From an optimization exercise on the open Yosys and OpenROAD flow, aimed at small area; shortcuts taken in it are not production practice. RTL that was checked went through simulation tests only; none was proved equivalent to the original. Some runs may be left out. An edit can pass the tests and still lose a function that they never use. For runs 2 and 3, only the layout was checked, not whether the RTL still works. Power and IR drop assume default switching activity.

[flow/config.mk]
export PLATFORM = sky130hd
export DESIGN_NAME = sparse_matrix_mul
export DESIGN_NICKNAME = sparse_matrix_mul
export VERILOG_FILES = /design/flow/design.v
export SDC_FILE = /design/flow/constraint.sdc
export NUM_CORES = 4
export LEC_CHECK = 0
export CAP_MARGIN = 20
export CORE_MARGIN = 2
export CORE_UTILIZATION = 40
export SLEW_MARGIN = 20
[flow/run.sh]
#!/bin/bash
# synth_recipe.tcl (not shown) runs the flow's synth.tcl, then flattens the netlist and writes it again
# the make line also repeats each setting of config.mk as NAME=value (left out here)
make -C /OpenROAD-flow-scripts/flow DESIGN_CONFIG=/design/flow/config.mk WORK_HOME=/design/flow/orfs CLKGATE_MAP_FILE= SYNTH_SCRIPT=/design/flow/synth_recipe.tcl finish
[flow/design.v]
`timescale 1ns / 1ps
module computation_unit(clk,m1x,m2x,c1,co1,f);
input clk;
input [7:0] m1x, m2x;
input [8:0] c1;
input f;
output reg [8:0] co1;
reg [7:0] pm1am2;
reg [7:0] sout, fnew, en;
always @(posedge clk)
begin
    fnew = {f,f,f,f,f,f,f,f};
    en = (fnew & m2x);
    sout = m2x && 1'b1;
    sout = {sout[0],sout[0], sout[0], sout[0], sout[0], sout[0], sout[0], sout[0]};
    pm1am2 = m1x * en;
    co1 <= (sout & pm1am2) + c1;
end
endmodule
`timescale 1ns / 1ps
module sparse_matrix_mul(clk,m1i1,m1i2,m1i3,m1i4,m2c1,m2c2,m2c3,m2c4,m2c5, m2c6, m2c7, m2c8, m2c9, m2c10, m2c11, m2c12, m2c13, m2c14, m2c15, m2c16, f11, f12, f13, f14, f21, f22, f23, f24, f31, f32, f33, f34, f41, f42, f43, f44, o1,o2,o3,o4);
input clk;
input [7:0] m1i1,m1i2,m1i3,m1i4;
input [7:0] m2c1,m2c2,m2c3,m2c4;
input [7:0] m2c5,m2c6,m2c7,m2c8;
input [7:0] m2c9,m2c10,m2c11,m2c12;
input [7:0] m2c13,m2c14,m2c15,m2c16;
input f11, f12, f13, f14, f21, f22, f23, f24, f31, f32, f33, f34, f41, f42, f43, f44;
output [8:0] o1,o2,o3,o4;
wire [8:0] cu1oc1,cu2oc1,cu3oc1,cu4oc1;
wire [8:0] cu5oc1,cu6oc1,cu7oc1,cu8oc1;
wire [8:0] cu9oc1,cu10oc1,cu11oc1,cu12oc1;
wire [8:0] cu13oc1,cu14oc1,cu15oc1,cu16oc1;
computation_unit cu1c2(clk,m1i1,m2c1,0,cu1oc1,f11);
computation_unit cu2c2(clk,m1i1,m2c2,0,cu2oc1,f12);
computation_unit cu3c2(clk,m1i1,m2c3,0,cu3oc1,f13);
computation_unit cu4c2(clk,m1i1,m2c4,0,cu4oc1,f14);
computation_unit cu5c2(clk,m1i2,m2c5,cu1oc1,cu5oc1,f21);
computation_unit cu6c2(clk,m1i2,m2c6,cu2oc1,cu6oc1,f22);
computation_unit cu7c2(clk,m1i2,m2c7,cu3oc1,cu7oc1,f23);
computation_unit cu8c2(clk,m1i2,m2c8,cu4oc1,cu8oc1,f24);
computation_unit cu09c2(clk,m1i3,m2c9,cu5oc1,cu9oc1,f31);
computation_unit cu10c2(clk,m1i3,m2c10,cu6oc1,cu10oc1,f32);
computation_unit cu11c2(clk,m1i3,m2c11,cu7oc1,cu11oc1,f33);
computation_unit cu12c2(clk,m1i3,m2c12,cu8oc1,cu12oc1,f34);
computation_unit cu15c2(clk,m1i4,m2c13,cu9oc1,cu13oc1,f41);
computation_unit cu16c2(clk,m1i4,m2c14,cu10oc1,cu14oc1,f42);
computation_unit cu17c2(clk,m1i4,m2c15,cu11oc1,cu15oc1,f43);
computation_unit cu18c2(clk,m1i4,m2c16,cu12oc1,cu16oc1,f44);
assign {o1,o2,o3,o4} = {cu13oc1,cu14oc1,cu15oc1,cu16oc1};
endmodule
[flow/constraint.sdc]
create_clock -name core_clock -period 5.0 [get_ports {clk}]
set_input_delay 1.0000 -clock core_clock [delete_from_list [all_inputs] [get_ports {clk}]]
set_output_delay 1.0000 -clock core_clock [all_outputs]
set_load 0.01 [all_outputs]
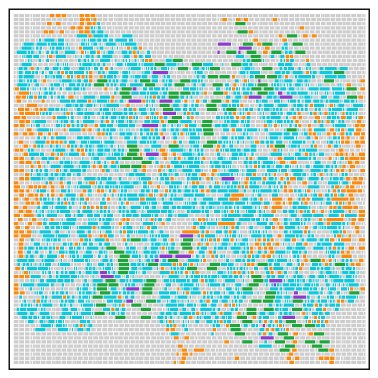
Run 1: placed cells, one color a class
(1.5 px per µm) Fill, decap, tap and diode cells in gray.
cyan -> all other logic  # cells 2,319, share of their area 69%
green -> flip-flops  # cells 140, share of their area 10%
orange -> other buffers and delay cells  # cells 588, share of their area 19%
purple -> clock drivers and dummy loads  # cells 32, share of their area 2.1%

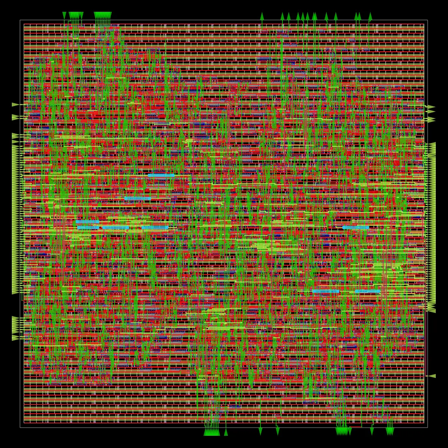
Run 1: wires after detailed routing
wire per inst: 16.1 µm
met1 wire length: 27.6 mm
drt total wl: 61.1 mm

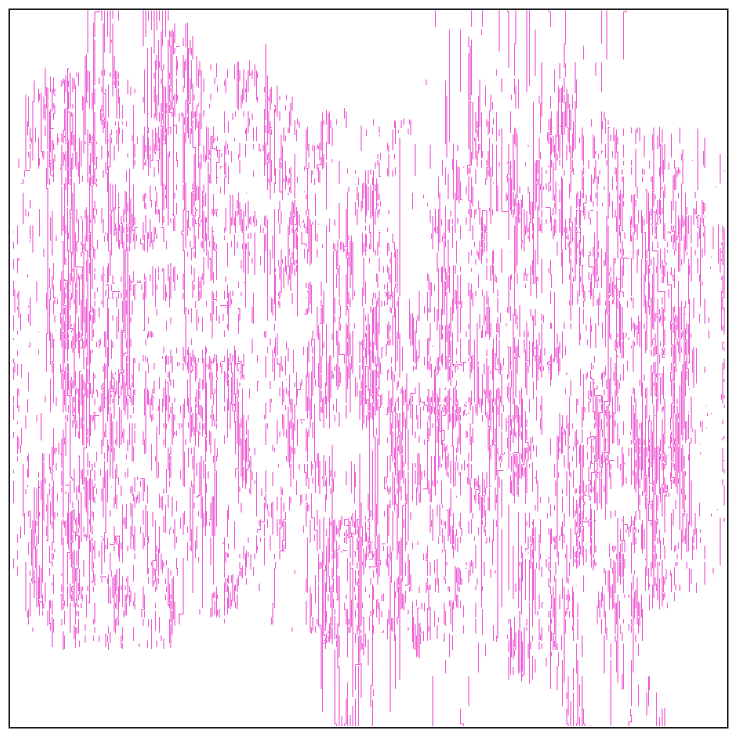
Run 1: met2 routing
(3 px per µm)
share of all routed wire = 46%
nets with wire on the layer = 3,248
main direction = vertical
wire length on this layer = 28.1 mm
longest straight run = 70.2 µm

==> run notes, run 1 <==
status=finished clean; post-synth design cell area=between 0.02 and 0.025 mm²; sequential share of cell area=9.65%; Setup Viol. Count Final=0; largest net degree at the start of global routing=31; Signal buffers=a little under 600; flop-to-flop setup slack=2.85 ns; Initial Util=about two fifths; Syn Area/Cell=roughly 8.6 µm²; Synth Area in Compound Gates=under 10%; DR top layer=met5; detailed-route via count=19.1k; relative slew slack=between 40 and 50%; Worst Path Buf+Inv=3; sequential share of the synthesized area=12.7%; NonClk Buf Share=approximately 18%; Routability Congestion=between 0.9 and 1; Logic pwr share=65.3%; drc violations=0; Critical Path AT=5.23 ns; fraction of area in multi-input gates=61.8%; max-cap violations=0; fin cells=roughly 3.8k; Slew Limit Fails=0; clock power share=between 10 and 15%; commonest cells after routing, fill and taps aside=inv_1 (392), and3_1 (363), buf_4 (337), ha_1 (329), xnor2_1 (200); dpl cells=approximately 3.7k; First DRT Iteration DRCs=between 1k and 1.5k; root buffer cell=clkbuf_16; clock latency on the worst-skew pair=approximately 0.46 ns; Well Taps=between 700 and 800; Post-DP Area=approximately 0.028 mm²; Crit path max-delay family=adder cells; P_clk=around 1.3 mW; Cell Pwr Density=about 310 mW/mm²; clock network contribution to total cell area=~2.1%; final instance area=between 0.02 and 0.03 mm²; switching part of the total=between 30% and 40%; r2r startpoint=cu5c2.co1[0]; clk sinks=140; Clock Path Buffers=2; DR vias/cell=between 5 and 6; largest class=multi-input combinational cells; Lkg Pwr=approximately 16 nW; comb_multi_in=between 1.5k and 2k; share of layout cells above drive strength 1=~18%; Tot GR Track Use=a little over a fifth; Worst Setup EP=cu18c2.co1[8]; maximum vdd drop=around 0.25 mV; pre-CTS setup slack=-0.737 ns; Unique masters post-synth=30; Die ar.=approximately 0.057 mm²; Pint=around 5.7 mW; 1st-pass router iterations=5; Row Count=86; synth warn=5; initial antenna violation count=14; mux share of post-synthesis cell area=0%; area occupied by registers=between 0.002 and 0.003 mm²; largest fanout on the critical path=12; width of the chip=between 200 and 250 µm; commonest non-fill, non-tap cell in the layout=inv_1; Remaining Overflow, GRT=0; Filler cells=5,042; PortBufs=roughly 210; CP Cell Sequence=dlygate4sd2_1, buf_12, and3_1, fa_1, inv_1, fa_1, fa_1, fa_2, xnor2_2, xnor2_1, xnor2_1, xnor3_1, xor2_2, nor2_2, ha_1, a21oi_2, a21oi_1, xor2_1; most used cell, CP=fa_1; CP Class=input port to flip-flop; CP max-delay cell=fa_1; delay of the slowest critical-path stage=0.48 ns; post-synthesis xor/xnor area fraction=between 10% and 20%; reg2reg end=cu09c2.co1[6]; Yosys reg bits=140; Worst-Margin Slew=just under 0.8 ns; RSZ-0062 raised after global routing=true; Layout clock buffers=22; final net count=approximately 3.8k; Synth Area in Adders=between 30 and 40%; group drawing the most power=combinational cells; Flop pwr share=between 20% and 30%; antenna cells=4; Worst EP required=~5.3 ns; first-pass GRT wire length=between 90 and 100 mm; R2R cell count=9; core area=around 0.055 mm²; Tmin final=4.89 ns; largest family of logic cells by synthesized area=adder cells; area of the multi-input gates=0.0179 mm²; syn_nets=3,292; Peak Freq=roughly 200 MHz; worst hold path type=flip-flop to flip-flop; Critical Path End Type=flip-flop; dpl hpwl=49.7 mm; CTS clk-pin slew, worst paths=about 0.06 ns; gr busiest metal=met2; CTS Buf Count=17; post-route setup slack=around 0.11 ns; H-tree levels=4; met1 usage=between 20% and 30%; TritonCTS clock tree=done; Net Sw Power=3.44 mW
-- run 1: synthesized netlist by cell type --
master | number | area [µm²]
nor2b_1 | 24 | 150
nand2b_1 | 12 | 75.1
xor2_1 | 61 | 534
buf_2 | 9 | 45.0
nand3_1 | 97 | 485
o41ai_1 | 4 | 35.0
buf_4 | 1 | 7.51
o21a_1 | 4 | 30.0
o211ai_1 | 8 | 60.1
xnor3_1 | 27 | 608
nor4_1 | 32 | 200
inv_1 | 404 | 1520
nand2_2 | 1 | 6.26
a21boi_0 | 16 | 120
or3_1 | 16 | 100
or2_2 | 8 | 50.1
nand2_1 | 170 | 638
and3_1 | 372 | 2330
ha_1 | 352 | 4400
a21oi_1 | 97 | 485
nor2_1 | 55 | 206
fa_1 | 204 | 4080
buf_6 | 1 | 11.3
dfxtp_1 | 140 | 2800
xnor2_1 | 212 | 1860
clkbuf_1 | 89 | 334
nor3_1 | 12 | 60.1
a21o_1 | 49 | 368
o21ai_0 | 24 | 120
and2_1 | 58 | 363
-- run 1: metrics by stage --
| stage | hold WS (ns) | TNS (ns) | total power [mW] |
|---|---|---|---|
| 2_1_floorplan | 0.409 | -0.0118 | 5.23 |
| 3_3_place_gp | 0.422 | -14.30 | 7.35 |
| 3_5_place_dp | 0.423 | -16.92 | 7.47 |
| 4_1_cts | 0.437 | -0.0259 | 8.90 |
| 5_1_grt | 0.455 | -0.267 | 9.92 |
| 6_report | 0.427 | 0 | 9.10 |
-- run 1: how the worst min path moves through the flow --
| stage | cells after the start | startpoint | endpoint | slack (ns) |
|---|---|---|---|---|
| 4_1_cts | 1 | cu11c2.co1[8] | cu17c2.co1[8] | 0.44 |
| 3_3_place_gp | 1 | cu11c2.co1[8] | cu17c2.co1[8] | 0.42 |
| 6_report | 1 | cu11c2.co1[8] | cu17c2.co1[8] | 0.43 |
| 3_5_place_dp | 1 | cu11c2.co1[8] | cu17c2.co1[8] | 0.42 |
| 2_1_floorplan | 1 | cu5c2.co1[8] | cu09c2.co1[8] | 0.41 |
| 5_1_grt | 1 | cu11c2.co1[8] | cu17c2.co1[8] | 0.45 |
-- run 1: repair_timing --
item,in CTS,in global routing
gates cloned,5,5
gates resized for setup,50,145
endpoints found under the setup margin,15,25
pin swaps,25,75
hold buffers,0,0
setup buffers,12,6
Run 1, selected gate families:
(1.5 px per µm)
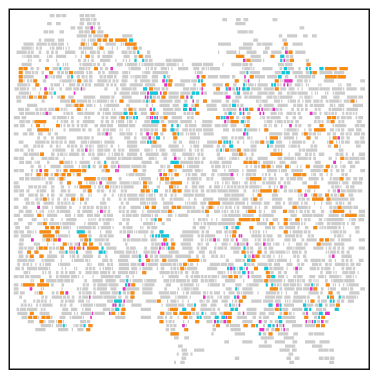

## Run 2: large edit since run 1, in outline
flow/design.v: 51 -> 2068 lines; modules unchanged: 0
  dsel_cell: new, 7 lines
  fa_cell: new, 6 lines
  ha_cell: new, 6 lines
  nand3_cell: new, 5 lines
  or2_cell: new, 5 lines
  sel2_cell: new, 5 lines
  sel3_cell: new, 5 lines
  xnor2_cell: new, 5 lines
  xor2_cell: new, 5 lines
  sparse_matrix_mul: edited, 31 -> 2019 lines
  removed: computation_unit
==> module dsel_cell as of run 2 <==
module dsel_cell(lo, hi, f, s1, s2, s3);
  input lo, hi, f;
  output s1, s2, s3;
  assign s1 = f & lo & ~hi;
  assign s2 = f & ~lo & hi;
  assign s3 = f & lo & hi;
endmodule
==> module fa_cell as of run 2 <==
module fa_cell(a, b, c, s, co);
  input a, b, c;
  output s, co;
  assign s = a ^ b ^ c;
  assign co = (a & b) | (a & c) | (b & c);
endmodule
==> module or2_cell as of run 2 <==
module or2_cell(a, b, y);
  input a, b;
  output y;
  assign y = a | b;
endmodule
==> module sel3_cell as of run 2 <==
module sel3_cell(s1, x1, s2, x2, s3, x3, y);
  input s1, x1, s2, x2, s3, x3;
  output y;
  assign y = ~((s1 & x1) | (s2 & x2) | (s3 & x3));
endmodule
==> module xnor2_cell as of run 2 <==
module xnor2_cell(a, b, y);
  input a, b;
  output y;
  assign y = ~(a ^ b);
endmodule
==> module xor2_cell as of run 2 <==
module xor2_cell(a, b, y);
  input a, b;
  output y;
  assign y = a ^ b;
endmodule
==> module nand3_cell as of run 2 <==
module nand3_cell(a, b, c, y);
  input a, b, c;
  output y;
  assign y = ~(a & b & c);
endmodule
==> module ha_cell as of run 2 <==
module ha_cell(a, b, s, co);
  input a, b;
  output s, co;
  assign s = a ^ b;
  assign co = a & b;
endmodule
==> module sel2_cell as of run 2 <==
module sel2_cell(s1, s2, x, y);
  input s1, s2, x;
  output y;
  assign y = ~((s1 | s2) & x);
endmodule
--- a/flow/config.mk
+++ b/flow/config.mk
@@ -10,2 +10,3 @@
 export CORE_UTILIZATION = 40
 export SLEW_MARGIN = 20
+export SYNTH_HIERARCHICAL = 1
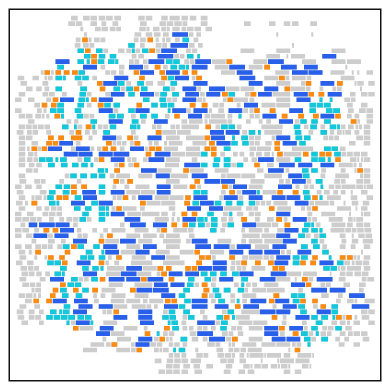
Run 2: selected gate families
(2 px per µm)
orange -> XOR/XNOR gates  # cells 188, most used xor2_1, where widely spread
blue -> adder and majority cells  # cells 204, most used fa_1
cyan -> inverting AOI/OAI gates  # cells 288, most used a222oi_1, where widely spread

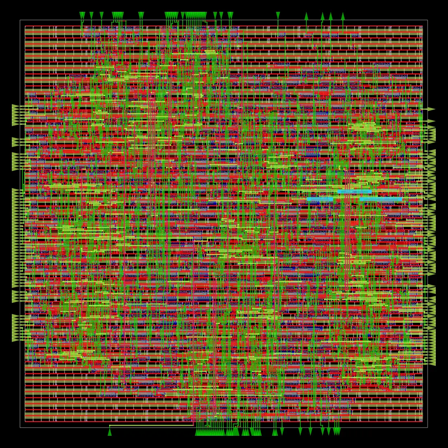
Run 2: wires after detailed routing
met1 wire length: 16.7 mm
DR top layer: met5
metal3 WL: 3.26 mm
detailed-route via count: 12.1k

==> run notes, run 2 <==
root buffer cell=clkbuf_16; RSZ-0062 raised after global routing=true; max-cap violations=0; post-route setup slack=-0.175 ns; Critical Path AT=5.48 ns; Post-CTS Setup Bufs=4; number of synthesized flops with an enable pin=0; Cell Pwr Density=roughly 340 mW/mm²; Tot GR Track Use=between 20% and 30%; commonest non-fill, non-tap cell in the layout=a222oi_1; relative slew slack=45.6%; Initial Util=40.5%; Remaining Overflow, GRT=0; drc violations=0; Yosys top cell area share=a little under a third; DR vias/cell=about 6; CTS clk-pin slew, worst paths=roughly 0.06 ns; CP Class=input port to flip-flop; core area=0.0324 mm²; Worst EP required=between 5 and 6 ns; post-synth design cell area=about 0.013 mm²; Setup Viol. Count Final=20; Synth area leader=fa_1; First DRT Iteration DRCs=1,899; Peak Freq=between 150 and 200 MHz; wire per inst=approximately 20 µm; share of flip-flops with an asynchronous set or reset=0%; status=finished with violations; Syn Area/Cell=roughly 12 µm²; Worst-Margin Slew=between 0.8 and 0.9 ns; Slew Limit Fails=0; clock latency on the worst-skew pair=0.42 ns; Routability Congestion=between 0.9 and 1; CTS resizes=55; commonest cells after routing, fill and taps aside=a222oi_1 (240), buf_4 (225), clkdlybuf4s50_1 (203), fa_1 (150), dfxtp_1 (140); H-tree levels=4; Yosys reg bits=between 100 and 150; largest family of logic cells by synthesized area=adder cells; most common cell in the netlist=a222oi_1; dpl hpwl=32.1 mm; maximum vdd drop=approximately 0.19 mV; largest fanout on the critical path=5; Row Count=between 60 and 70; syn_nets=between 1k and 1.5k; TritonCTS clock tree=done; PortBufs=around 210; Synth top cells by count=a222oi_1 (240), fa_1 (200), dfxtp_1 (140); drt total wl=40.4 mm; Area contributors post-synth=fa_1 (31%), dfxtp_1 (21%), a222oi_1 (18%); width of the chip=around 180 µm; Layout Check Fails=negative setup slack; first-pass GRT wire length=roughly 62 mm; Synth Area in Adders=between 30% and 40%; share of layout cells above drive strength 1=a little under a quarter; final instance area=approximately 0.018 mm²; CTS Hold Bufs=0; Die ar.=about 0.034 mm²; sequential share of the synthesized area=between 20% and 30%; Clock Path Buffers=2; Lkg Pwr=roughly 6.6 nW; Critical Path End Type=flip-flop; largest net degree at the start of global routing=33; final net count=1,951; initial antenna violation count=5; CTS Buf Count=17; prevailing post-synth register cell=dfxtp_1
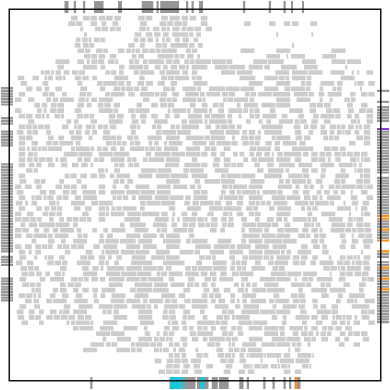
Run 2: ports around the boundary
(2 px per µm) Pins as bars across the die edge, other pins in gray.
cyan -> m2c11  # pins 8, direction input, edge bottom
purple -> f42  # pins 1, direction input, edge right
orange -> o1  # pins 9, direction output, edge 8 right, 1 bottom
all pins by edge = 75 right, 62 left, 39 bottom, 37 top

==> run 2: cell types whose count changed in the layout (fill, tap and decap cells not counted), sizes merged, moves of 52 or more <==
cell,change
inv,-365
ha,-348
and3,-324
a222oi,+240
nand2,-171
buf,-132
xnor2,-128
a21oi,-97
and3b,+96
and2,-58
nor2,-55
or2,+52
==> run 2: path summary, 6_finish.rpt <==
check	start	endpoint	slack, ns	depth (start not counted)
max	m1i4[1]	s44[8]	-0.18	14
min	s22[8]	s32[8]	0.41	1
max reg2reg	s12[0]	s22[7]	1.45	8
min reg2reg	s22[8]	s32[8]	0.41	1
==> run 2: cells by family (layout without fill, tap and decap cells) <==
kind of cell,count (synthesis),after routing
AOI/OAI and AO/OA,288,288
xor gates and xnor gates,188,188
adders and majority gates,204,204
buffers and inverters,36,509
DFF,140,140
other,0,2
and+or+nand+nor,252,252
==> run 2: layout make-up <==
| cell class | count | area, µm² |
|---|---|---|
| diodes | 2 | 5.00 |
| clock buffers | 17 | 425 |
| clock inverters | 13 | 190 |
| fillers | 2824 | 14000 |
| inverters | 36 | 135 |
| multi-input cells | 932 | 10300 |
| flip-flops and latches | 140 | 2800 |
| well taps | 442 | 553 |
| repair buffers | 443 | 3890 |
==> run 2: critical path, stage by stage <==
cell and delay, ns:
buf_8 0.10, ha_4 0.15, fa_2 0.33, fa_2 0.34, fa_2 0.35, fa_2 0.51
buf_6 0.16, a222oi_1 0.36, fa_1 0.51, fa_1 0.48, fa_2 0.35, fa_2 0.34
fa_2 0.34, xnor2_1 0.13
==> run 2: power by group <==
group / switching, mW / total (mW) / internal [mW]
clock network: 0.490 / 1.32 / 0.833
registers: 0.268 / 1.89 / 1.62
logic: 1.42 / 2.98 / 1.56
==> run 2: metrics by stage <==
step / hold WS (ns) / setup slack, ns / setup TNS, ns / std cells / power [mW]
after global placement: 0.412 / -0.943 / -32.90 / 1985 / 4.78
final: 0.414 / -0.175 / -2.04 / 2025 / 6.19
after floorplan: 0.404 / -0.244 / -5.29 / 1108 / 3.43
after CTS: 0.422 / -0.209 / -2.50 / 2019 / 6.25
after detailed placement: 0.421 / -1.04 / -35.77 / 1985 / 4.88
after global routing: 0.433 / -0.273 / -4.33 / 2024 / 6.63
==> run 2: metal layers <==
layer | up-vias | global-route usage (%)
met3 | 76 | 3.76
met1 | 5894 | 30.6
met4 | 6 | 9.46
met2 | 675 | 38.7
li1 | 5455 | -
met5 | - | 0
==> run 3, diff against run 2 <==
--- a/flow/design.v
+++ b/flow/design.v
@@ -52,7 +52,7 @@
 input [7:0] m1i1,m1i2,m1i3,m1i4;
 input [7:0] m2c1,m2c2,m2c3,m2c4,m2c5,m2c6,m2c7,m2c8,m2c9,m2c10,m2c11,m2c12,m2c13,m2c14,m2c15,m2c16;
 input f11, f12, f13, f14, f21, f22, f23, f24, f31, f32, f33, f34, f41, f42, f43, f44;
-output [8:0] o1,o2,o3,o4;
+output reg [8:0] o1,o2,o3,o4;
 wire t1_1;
 wire t1_2;
 wire t1_3;
@@ -1860,7 +1860,7 @@
   xor2_cell u_p41_53(p41_52, p41_11, p41_53);
   xor2_cell u_p41_54(p41_53, p41_46, p41_54);
   xnor2_cell u_p41_55(p41_54, p41_48, p41_55);
-  xnor2_cell u_p41_56(s31[0], p41_4, p41_56);
+  xor2_cell u_p41_56(s31[0], p41_4, p41_56);
   or2_cell u_p41_57(s31[0], p41_4, p41_57);
   fa_cell u_p41_58(s31[1], p41_5, p41_57, p41_58, p41_59);
   fa_cell u_p41_60(s31[2], p41_59, p41_31, p41_60, p41_61);
@@ -1869,7 +1869,7 @@
   fa_cell u_p41_66(s31[5], p41_65, p41_41, p41_66, p41_67);
   fa_cell u_p41_68(s31[6], p41_47, p41_67, p41_68, p41_69);
   fa_cell u_p41_70(s31[7], p41_55, p41_69, p41_70, p41_71);
-  xnor2_cell u_p41_72(s31[8], p41_71, p41_72);
+  xor2_cell u_p41_72(s31[8], p41_71, p41_72);
   dsel_cell u_p42_1(m2c14[0], m2c14[1], f42, p42_1, p42_2, p42_3);
   sel2_cell u_p42_4(p42_1, p42_3, m1i4[0], p42_4);
   sel3_cell u_p42_5(p42_1, m1i4[1], p42_2, m1i4[0], p42_3, t4[1], p42_5);
@@ -1913,7 +1913,7 @@
   xor2_cell u_p42_53(p42_52, p42_11, p42_53);
   xor2_cell u_p42_54(p42_53, p42_46, p42_54);
   xnor2_cell u_p42_55(p42_54, p42_48, p42_55);
-  xnor2_cell u_p42_56(s32[0], p42_4, p42_56);
+  xor2_cell u_p42_56(s32[0], p42_4, p42_56);
   or2_cell u_p42_57(s32[0], p42_4, p42_57);
   fa_cell u_p42_58(s32[1], p42_5, p42_57, p42_58, p42_59);
   fa_cell u_p42_60(s32[2], p42_59, p42_31, p42_60, p42_61);
@@ -1922,7 +1922,7 @@
   fa_cell u_p42_66(s32[5], p42_65, p42_41, p42_66, p42_67);
   fa_cell u_p42_68(s32[6], p42_47, p42_67, p42_68, p42_69);
   fa_cell u_p42_70(s32[7], p42_55, p42_69, p42_70, p42_71);
-  xnor2_cell u_p42_72(s32[8], p42_71, p42_72);
+  xor2_cell u_p42_72(s32[8], p42_71, p42_72);
   dsel_cell u_p43_1(m2c15[0], m2c15[1], f43, p43_1, p43_2, p43_3);
   sel2_cell u_p43_4(p43_1, p43_3, m1i4[0], p43_4);
   sel3_cell u_p43_5(p43_1, m1i4[1], p43_2, m1i4[0], p43_3, t4[1], p43_5);
@@ -1966,7 +1966,7 @@
   xor2_cell u_p43_53(p43_52, p43_11, p43_53);
   xor2_cell u_p43_54(p43_53, p43_46, p43_54);
   xnor2_cell u_p43_55(p43_54, p43_48, p43_55);
-  xnor2_cell u_p43_56(s33[0], p43_4, p43_56);
+  xor2_cell u_p43_56(s33[0], p43_4, p43_56);
   or2_cell u_p43_57(s33[0], p43_4, p43_57);
   fa_cell u_p43_58(s33[1], p43_5, p43_57, p43_58, p43_59);
   fa_cell u_p43_60(s33[2], p43_59, p43_31, p43_60, p43_61);
@@ -1975,7 +1975,7 @@
   fa_cell u_p43_66(s33[5], p43_65, p43_41, p43_66, p43_67);
   fa_cell u_p43_68(s33[6], p43_47, p43_67, p43_68, p43_69);
   fa_cell u_p43_70(s33[7], p43_55, p43_69, p43_70, p43_71);
-  xnor2_cell u_p43_72(s33[8], p43_71, p43_72);
+  xor2_cell u_p43_72(s33[8], p43_71, p43_72);
   dsel_cell u_p44_1(m2c16[0], m2c16[1], f44, p44_1, p44_2, p44_3);
   sel2_cell u_p44_4(p44_1, p44_3, m1i4[0], p44_4);
   sel3_cell u_p44_5(p44_1, m1i4[1], p44_2, m1i4[0], p44_3, t4[1], p44_5);
@@ -2019,7 +2019,7 @@
   xor2_cell u_p44_53(p44_52, p44_11, p44_53);
   xor2_cell u_p44_54(p44_53, p44_46, p44_54);
   xnor2_cell u_p44_55(p44_54, p44_48, p44_55);
-  xnor2_cell u_p44_56(s34[0], p44_4, p44_56);
+  xor2_cell u_p44_56(s34[0], p44_4, p44_56);
   or2_cell u_p44_57(s34[0], p44_4, p44_57);
   fa_cell u_p44_58(s34[1], p44_5, p44_57, p44_58, p44_59);
   fa_cell u_p44_60(s34[2], p44_59, p44_31, p44_60, p44_61);
@@ -2028,7 +2028,7 @@
   fa_cell u_p44_66(s34[5], p44_65, p44_41, p44_66, p44_67);
   fa_cell u_p44_68(s34[6], p44_47, p44_67, p44_68, p44_69);
   fa_cell u_p44_70(s34[7], p44_55, p44_69, p44_70, p44_71);
-  xnor2_cell u_p44_72(s34[8], p44_71, p44_72);
+  xor2_cell u_p44_72(s34[8], p44_71, p44_72);
 reg [7:0] s11;
 always @(posedge clk) s11 <= {p11_55, p11_47, p11_41, p11_37, p11_33, p11_31, p11_5, p11_4};
 reg [7:0] s12;
@@ -2053,16 +2053,8 @@
 always @(posedge clk) s33 <= {p33_72, p33_70, p33_68, p33_66, p33_64, p33_62, p33_60, p33_58, p33_56};
 reg [8:0] s34;
 always @(posedge clk) s34 <= {p34_72, p34_70, p34_68, p34_66, p34_64, p34_62, p34_60, p34_58, p34_56};
-reg [8:0] s41;
-always @(posedge clk) s41 <= {p41_72, p41_70, p41_68, p41_66, p41_64, p41_62, p41_60, p41_58, p41_56};
-reg [8:0] s42;
-always @(posedge clk) s42 <= {p42_72, p42_70, p42_68, p42_66, p42_64, p42_62, p42_60, p42_58, p42_56};
-reg [8:0] s43;
-always @(posedge clk) s43 <= {p43_72, p43_70, p43_68, p43_66, p43_64, p43_62, p43_60, p43_58, p43_56};
-reg [8:0] s44;
-always @(posedge clk) s44 <= {p44_72, p44_70, p44_68, p44_66, p44_64, p44_62, p44_60, p44_58, p44_56};
-assign o1 = s41 ^ 9'd511;
-assign o2 = s42 ^ 9'd511;
-assign o3 = s43 ^ 9'd511;
-assign o4 = s44 ^ 9'd511;
+always @(posedge clk) o1 <= {p41_72, ~p41_70, ~p41_68, ~p41_66, ~p41_64, ~p41_62, ~p41_60, ~p41_58, p41_56};
+always @(posedge clk) o2 <= {p42_72, ~p42_70, ~p42_68, ~p42_66, ~p42_64, ~p42_62, ~p42_60, ~p42_58, p42_56};
+always @(posedge clk) o3 <= {p43_72, ~p43_70, ~p43_68, ~p43_66, ~p43_64, ~p43_62, ~p43_60, ~p43_58, p43_56};
+always @(posedge clk) o4 <= {p44_72, ~p44_70, ~p44_68, ~p44_66, ~p44_64, ~p44_62, ~p44_60, ~p44_58, p44_56};
 endmodule
==> flow/flow/run.sh (new file) <==
#!/bin/bash
# Standard ORFS layout (standard.sh, unchanged) with two placement/CTS options:
#  - port buffers use the smallest buffer (buf_1) instead of buffer_ports' default pick
#  - CTS with clkbuf_8 and without dummy loads
set -euo pipefail
export BUFFER_PORTS_ARGS="-buffer_cell sky130_fd_sc_hd__buf_1"
export CTS_ARGS="-sink_clustering_enable -repair_clock_nets -buf_list sky130_fd_sc_hd__clkbuf_8 -dont_use_dummy_load"
bash standard.sh > standard.log 2>&1
==> flow/standard.sh (new file) <==
#!/bin/bash
# synth_recipe.tcl (not shown) runs the flow's synth.tcl, then flattens the netlist and writes it again
# the make line also repeats each setting of config.mk as NAME=value (left out here)
make -C /OpenROAD-flow-scripts/flow DESIGN_CONFIG=/design/flow/config.mk WORK_HOME=/design/flow/orfs CLKGATE_MAP_FILE= SYNTH_SCRIPT=/design/flow/synth_recipe.tcl "${@:-finish}"
--- a/flow/config.mk
+++ b/flow/config.mk
@@ -8,5 +8,6 @@
 export CAP_MARGIN = 20
 export CORE_MARGIN = 2
 export CORE_UTILIZATION = 40
+export GPL_TIMING_DRIVEN = 0
 export SLEW_MARGIN = 20
 export SYNTH_HIERARCHICAL = 1
removed: flow/run.sh
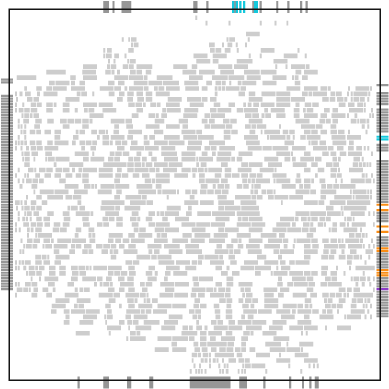
Run 3: ports around the boundary
(2 px per µm) Pins as bars across the die edge, other pins in gray.
cyan -> m2c11  # pins 8, direction input, edge 6 top, 2 right
orange -> o1  # pins 9, direction output, edge right
purple -> f42  # pins 1, direction input, edge right
all pins by edge = 74 left, 74 right, 40 bottom, 25 top

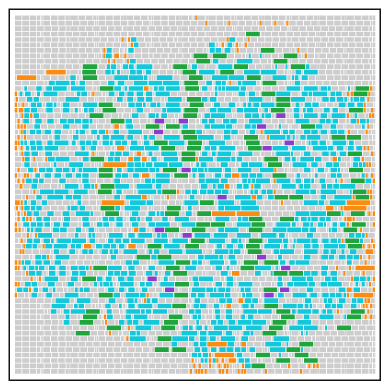
Run 3: placed cells, one color a class
(2 px per µm) Fill, decap, tap and diode cells in gray.
cyan -> all other logic  # cells 960, share of their area 70%
purple -> cells driving clock nets  # cells 17, share of their area 1.6%
green -> flip-flops  # cells 140, share of their area 19%
orange -> other buffers and delay cells  # cells 240, share of their area 9.1%

==> run notes, run 3 <==
drt total wl=around 38 mm; combinational cell power=between 2 and 3 mW; Pint=between 3 and 4 mW; detailed-route via count=11.4k; synth warn=7; vias in the first global route=between 10k and 15k; CTS Buf Count=17; post-synth design cell area=0.0131 mm²; share of layout cells above drive strength 1=11.9%; delay of the slowest critical-path stage=0.52 ns; Clock Path Buffers=2; dpl hpwl=roughly 28 mm; largest fanout on the critical path=4; Initial Util=about two fifths; Seq power=between 1.5 and 2 mW; initial antenna violation count=5; Post-DP Area=between 0.01 and 0.015 mm²; Syn Area/Cell=around 12 µm²; crit share post-route=106%; Unique masters post-synth=12; Logic pwr share=around 50%; maximum vdd drop=0.132 mV; switching part of the total=just under 40%; width of the chip=around 180 µm; Final ANT Viol Nets=0; root buffer cell=clkbuf_8; DR vias/cell=~6.3; prevailing post-synth register cell=dfxtp_1; wire per inst=between 20 and 25 µm; commonest non-fill, non-tap cell in the layout=a222oi_1; Peak Freq=about 190 MHz; H-tree levels=4; Net Sw Power=about 2.0 mW; P&R area growth vs syn=17.7%; dpl cells=1,755; Routability Congestion=~0.9; Critical Path End Type=flip-flop; pre-CTS setup slack=-1.00 ns; fin cells=about 1.8k; clk sinks=140; worst hold path type=flip-flop to flip-flop; CP max-delay cell=fa_1; drc violations=0; PortBufs=212; RSZ-0062 raised after global routing=true; commonest cells after routing, fill and taps aside=a222oi_1 (240), buf_1 (197), fa_1 (151), dfxtp_1 (140), xor2_1 (112); final instance area=approximately 0.015 mm²; First DRT Iteration DRCs=~2.3k; TritonCTS clock tree=done; share of flip-flops with an asynchronous set or reset=0%; Yosys top cell area share=30.6%; most common cell in the netlist=a222oi_1; status=finished with violations; clock power share=a little over an eighth; setup_tns=-3.90 ns; Setup crit start kind=input port; P_clk=0.662 mW; Area contributors post-synth=fa_1 (31%), dfxtp_1 (21%), a222oi_1 (18%); Critical Path AT=roughly 5.6 ns; syn_nets=about 1.5k; number of synthesized flops with an enable pin=0; Filler cells=approximately 3.1k; CP Class=input port to flip-flop; first-pass GRT wire length=between 50 and 60 mm; Layout Check Fails=negative setup slack; Tmin final=5.31 ns; relative slew slack=a little over a third; largest net degree at the start of global routing=34; Cell Pwr Density=around 330 mW/mm²; CTS clk-pin slew, worst paths=approximately 0.070 ns; Row Count=66; CP Cell Sequence=buf_16, ha_4, fa_2, fa_2, fa_2, fa_2, buf_6, a222oi_1, fa_1, fa_1, fa_2, fa_2, fa_2, inv_1; Final Hold Vio Count=0; Synth top cells by count=a222oi_1 (240), fa_1 (200), dfxtp_1 (140); core area=roughly 0.032 mm²; Tot GR Track Use=22.3%; Die H=around 180 µm; Lkg Pwr=5.03 nW; Max Clock Skew=0.0206 ns; Synth Instances=approximately 1.1k; sequential share of the synthesized area=21.4%; Die ar.=roughly 0.034 mm²; most used cell, CP=fa_2; max-cap violations=0; Worst EP required=5.32 ns; group drawing the most power=combinational cells; final net count=roughly 1.7k; hold_ws=about 0.42 ns; post-route setup slack=-0.309 ns; Slew Limit Fails=0; Remaining Overflow, GRT=0; Setup Viol. Count Final=23; Synth area leader=fa_1; Worst-Margin Slew=0.970 ns; Flop pwr share=a little under two fifths; Yosys reg bits=140; clock latency on the worst-skew pair=approximately 0.44 ns; 1st-pass router iterations=12; IO Pins=around 210
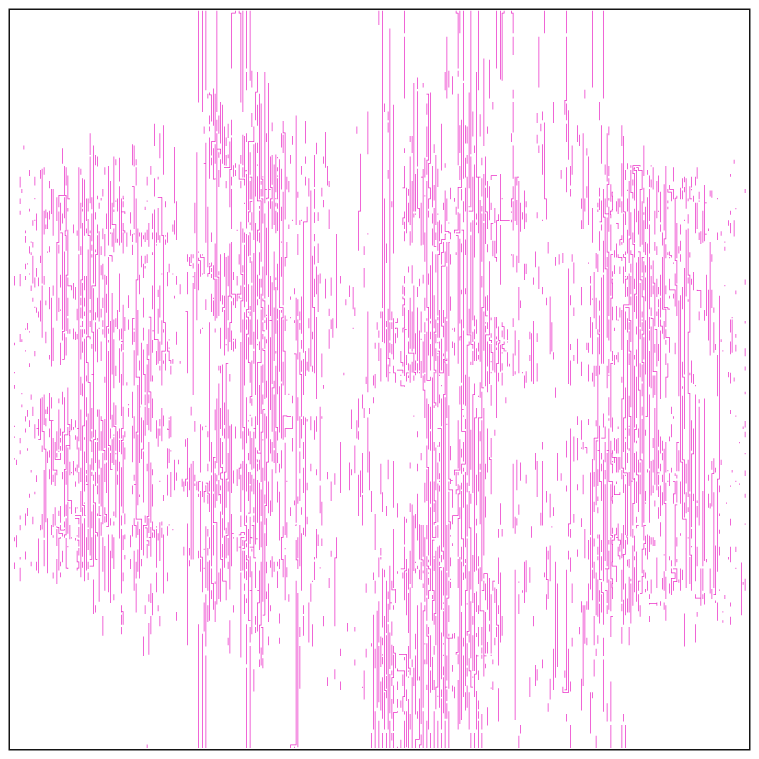
Run 3: met2 routing
(4 px per µm)
longest straight run = 80.2 µm
main direction = vertical
wire length on this layer = 17,600 µm
nets with wire on the layer = 1,488
share of all routed wire = 46%

run 3: cell count changes after synthesis:
cell | before | now
inv_1 | 36 | 28
xnor2_1 | 84 | 76
xor2_1 | 104 | 112
run 3: critical path: cells and delay by family:
family,cells,cell delay (ns)
compound gates,1,0.39
fa+ha+maj,10,3.93
buf+inv,3,0.30
run 3: final timing paths:
path         cells after the start  endpoint     from  slack, ns
max                             14     o2[7]  m1i4[1]      -0.31
min                              1    s34[8]   s24[8]       0.42
max reg2reg                      8    s32[7]   s22[0]       1.38
min reg2reg                      1    s34[8]   s24[8]       0.42
run 3: repair_timing:
item / CTS / global route
hold endpoints to repair: 0 / 0
setup buffers: 12 / 9
cloned: 6 / 0
gates resized for setup: 44 / 9
pin swaps: 36 / 13
setup endpoints to repair: 36 / 27
hold buffers: 0 / 0
run 3: kinds of logic (layout without fill, tap and decap cells):
family | after synthesis | count (layout) | synth area share, %
AO/OA/AOI/OAI | 288 | 288 | 20.2
AND/OR/NAND/NOR | 252 | 252 | 13.9
adder cells (fa/ha/maj) | 204 | 204 | 31.0
XOR/XNOR | 188 | 188 | 12.6
flip-flops | 140 | 140 | 21.4
buffers and inverters | 28 | 285 | 0.804
other | 0 | 1 | 0
run 3: per-module statistics from Yosys (local to each module, per instance), excerpt:
module | flops+latches | cells inside | copies in the design
ha_cell | 0 | 1 | 4
dsel_cell | 0 | 3 | 48
nand3_cell | 0 | 1 | 48
fa_cell | 0 | 1 | 200
sel2_cell | 0 | 1 | 48
sparse_matrix_mul | 140 | 168 | 1
xor2_cell | 0 | 1 | 112
sel3_cell | 0 | 1 | 240
or2_cell | 0 | 1 | 60
run 3: layer usage:
layer | GRT usage [%] | share of wire, % | vias up
met5 | 0 | 0.13 | -
met4 | 7.75 | 2.4 | 8
met3 | 5.35 | 11 | 76
met2 | 36.5 | 46 | 824
met1 | 29.0 | 40 | 5439
li1 | - | - | 5034
run 3: final cells by class:
class                           count  area (µm²)  area share [%]
Tap cell                          442         553            3.60
Inverter                           28         105           0.683
Multi-Input combinational cell    932       10300            67.1
Timing Repair Buffer              240        1360            8.82
Sequential cell                   140        2800            18.2
Clock buffer                       17         234            1.52
Antenna cell                        1        2.50          0.0163
run 3: per-stage QoR:
step | power, mW | utilization (%)
floorplan | 3.48 | -
global placement | 4.29 | 45.0
detailed placement | 4.35 | 45.1
CTS | 5.10 | 47.2
global route | 5.53 | 47.5
finish | 5.06 | 47.5
## Run 4: large edit since run 3, in outline
flow/design.v: 2060 -> 1983 lines; modules unchanged: 8
  threea_cell: new, 5 lines
  sparse_matrix_mul: edited, 2011 -> 1935 lines
  removed: ha_cell
==> module threea_cell as of run 4 <==
module threea_cell(a, t);
  input [7:0] a;
  output [7:0] t;
  assign t = a + {a[6:0], 1'b0};
endmodule
==> flow/run.sh (new file) <==
#!/bin/bash
# synth_recipe.tcl (not shown) runs the flow's synth.tcl, then flattens the netlist and writes it again
# the make line also repeats each setting of config.mk as NAME=value (left out here)
make -C /OpenROAD-flow-scripts/flow DESIGN_CONFIG=/design/flow/config.mk WORK_HOME=/design/flow/orfs CLKGATE_MAP_FILE= SYNTH_SCRIPT=/design/flow/synth_recipe.tcl finish
--- a/flow/config.mk
+++ b/flow/config.mk
@@ -9,5 +9,4 @@
 export CORE_MARGIN = 2
 export CORE_UTILIZATION = 40
-export GPL_TIMING_DRIVEN = 0
 export SLEW_MARGIN = 20
 export SYNTH_HIERARCHICAL = 1
removed: flow/flow/run.sh
removed: flow/standard.sh
==> run notes, run 4 <==
status=finished clean; syn_nets=between 1.5k and 2k; crit share post-route=a little over nine tenths; Cell Pwr Density=roughly 320 mW/mm²; Worst EP required=between 5 and 6 ns; H-tree levels=4; Final Hold Vio Count=0; Routability Congestion=between 0.9 and 1; 1st-pass router iterations=13; Slew Limit Fails=0; First DRT Iteration DRCs=roughly 2.3k; hold depth=1; met1 usage=between 30% and 40%; CTS Buf Count=17; Initial Util=40.6%; Die ar.=0.0356 mm²; CP Class=input port to flip-flop; CTS Hold Bufs=0; clock latency on the worst-skew pair=around 0.43 ns; hold_ws=around 0.42 ns; final instance area=about 0.019 mm²; r2r startpoint=s14[0]; root buffer cell=clkbuf_16; vias in the first global route=around 13k; max-cap violations=0; GRT met2 Usage=between 40% and 50%; gr busiest metal=met2; largest fanout on the critical path=8; relative slew slack=about two fifths; Worst Setup SP=m1i3[4]; Setup Viol. Count Final=0; Post-DP Area=between 0.015 and 0.02 mm²; IO Pins=213; synth warn=7; first-pass GRT wire length=between 70 and 80 mm; area of the multi-input gates=~0.011 mm²; Tmin final=about 4.9 ns; TritonCTS clock tree=done; core area=~0.034 mm²; Synth Instances=1,208; commonest non-fill, non-tap cell in the layout=buf_4; maximum vdd drop=0.175 mV; Final ANT Viol Nets=0; post-route setup slack=~0.13 ns; area occupied by registers=around 0.0028 mm²; Max Clock Skew=between 0.007 and 0.008 ns; width of the chip=approximately 190 µm; commonest cells after routing, fill and taps aside=buf_4 (249), a222oi_1 (240), clkdlybuf4s50_1 (199), dfxtp_1 (140), fa_1 (139); Peak Freq=between 200 and 250 MHz; met3 Track Usage GR=between 4 and 5%; Critical Path End Type=flip-flop; drc violations=0; Worst-Margin Slew=between 0.9 and 1 ns; share of layout cells above drive strength 1=roughly a quarter; clk sinks=between 100 and 150; Setup crit start kind=input port; Syn Area/Cell=around 11 µm²; Overall Power=roughly 6.2 mW; Lkg Pwr=7.05 nW; dpl hpwl=between 30 and 40 mm; RSZ-0062 raised after global routing=false; worst hold path type=flip-flop to flip-flop; Row Count=67; pre-CTS setup slack=-0.914 ns; min-delay src=s21[8]; largest net degree at the start of global routing=33; R2R cell count=8; initial antenna violation count=4; Critical Path AT=between 5 and 6 ns; final net count=2,077; CTS clk-pin slew, worst paths=roughly 0.06 ns; P&R area growth vs syn=39.6%; Die H=about 190 µm; PortBufs=around 210; Clock Path Buffers=2; post-synth design cell area=0.0137 mm²; DR vias/cell=roughly 6; Remaining Overflow, GRT=0; Filler cells=slightly below 3k
-- run 4: cell types whose count changed in the layout (fill, tap and decap cells not counted), sizes merged, moves of 6 or more --
cell / previous run / this run
buf: 231 / 256
ha: 4 / 24
xor2: 112 / 100
clkdlybuf4s50: 0 / 199
xnor2: 76 / 96
o21ai: 48 / 56
a21oi: 0 / 12
clkinvlp: 0 / 7
inv: 28 / 50
clkinv: 0 / 7
bufbuf: 6 / 0
fa: 200 / 184
nand2: 0 / 8
-- run 4: final cells by class --
cell class | count | share of cell area (%)
diodes | 3 | 0.0394
well taps | 448 | 2.94
repair inverters | 1 | 0.0394
repair buffers | 464 | 21.1
flip-flops and latches | 140 | 14.7
clock buffers | 20 | 2.34
clock inverters | 12 | 0.518
inverters | 52 | 1.08
multi-input cells | 1016 | 57.3
-- run 4: critical path: stages --
cell and delay [ns]:
clkdlybuf4s50_1 0.47, buf_4 0.17, ha_1 0.31, buf_4 0.15
nor2_1 0.18, a21oi_4 0.15, a222oi_1 0.43, fa_1 0.54
fa_1 0.51, fa_2 0.37, fa_2 0.40, fa_2 0.39
xnor2_1 0.13
-- run 4: repair_timing --
| item | 4_1_cts | 5_1_grt |
|---|---|---|
| buffers inserted | 14 | 6 |
| cloned | 1 | 0 |
| hold endpoints to repair | 0 | 0 |
| pin swaps | 51 | 64 |
| endpoints found under the setup margin | 30 | 24 |
| gates resized for setup | 64 | 47 |
-- run 4: per-stage QoR --
stage               setup TNS [ns]  utilization, %  cells
floorplan                        0               -   1208
global route                     0            56.7   2153
finish                           0            56.7   2156
global placement            -23.35            53.8   2100
detailed placement          -25.92            53.8   2100
CTS                              0            56.3   2147
-- run 4: metal layers --
layer  part of all wire [%]  wire (µm)
met1                     43      19400
met2                     46      20800
met3                    8.3       3740
met4                    2.6       1200
met5                  0.020          9
-- run 4: power breakdown --
| group | leakage [nW] | internal, mW | switching, mW |
|---|---|---|---|
| combinational | 5.61 | 1.60 | 1.51 |
| sequential | 1.18 | 1.62 | 0.266 |
| clock | 0.261 | 0.690 | 0.489 |
| total | 7.05 | 3.91 | 2.27 |
-- run 4: path summary, 6_finish.rpt --
check	endpoint	slack, ns
min reg2reg	s31[8]	0.42
max	s33[8]	0.13
max reg2reg	s24[7]	1.40
min	s31[8]	0.42
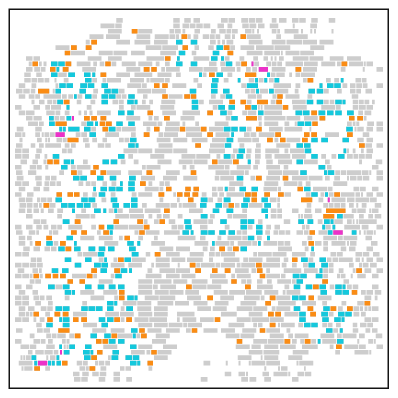
Run 4: selected gate families
(2 px per µm)
cyan -> inverting AOI/OAI gates  # cells 324, most used a222oi_1, where widely spread
orange -> XOR/XNOR gates  # cells 196, most used xor2_1, where widely spread
magenta -> NOR gates  # cells 8, where widely spread

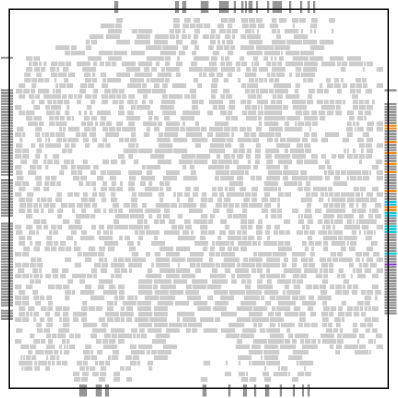
Run 4: ports around the boundary
(2 px per µm) Pins as bars across the die edge, other pins in gray.
orange -> o1  # pins 9, direction output, edge right
purple -> f42  # pins 1, direction input, edge right
cyan -> m2c11  # pins 8, direction input, edge right
all pins by edge = 82 left, 79 right, 31 top, 21 bottom

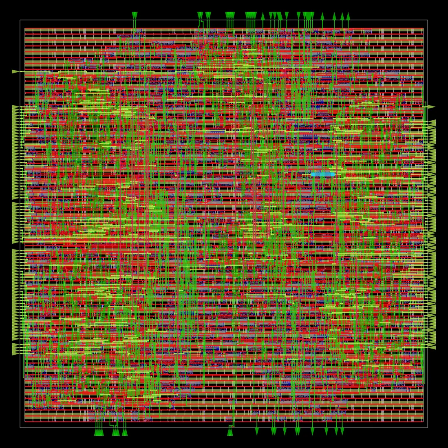
Run 4: wires after detailed routing
detailed-route via count: 13.0k
wire per inst: 21.0 µm
Tot GR Track Use: 25.4%
metal2 WL: 20.8 mm
drt total wl: 45.2 mm

[re-timing with driven ports]
How much do the figures lean on ideal ports? The routed layouts below were timed once more, with nothing changed but the port constraints.
Step 1: set_driving_cell puts a clkbuf_16 on clk and a buf_2 on each other input, an assumption about the parent block.
Step 2 adds t to the input delays and takes it off the output delays; t is the mean of the earliest and latest rising clock arrival at the registers after step 1. Input paths then give back, and output paths get back, about the clock's delay inside the block.
a / b / c = ideal / step 1 / step 2; a / b = the first two.
run	t, ns	setup slack, ns	latest minus earliest clock arrival (ns)
run 1	0.508	0.107 / 0.143 / -0.366	0.007 / 0.007
run 2	0.464	-0.175 / -0.171 / -0.635	0.013 / 0.013
run 3	0.471	-0.309 / -0.349 / -0.820	0.022 / 0.022
run 4	0.485	0.134 / 0.160 / -0.326	0.008 / 0.009
With both steps, setup timing fails in run 1 and run 4, where it was met with ideal ports. The setup slack of run 3, which loses most, moves by -0.040 ns with the drivers and by -0.511 ns with both steps.
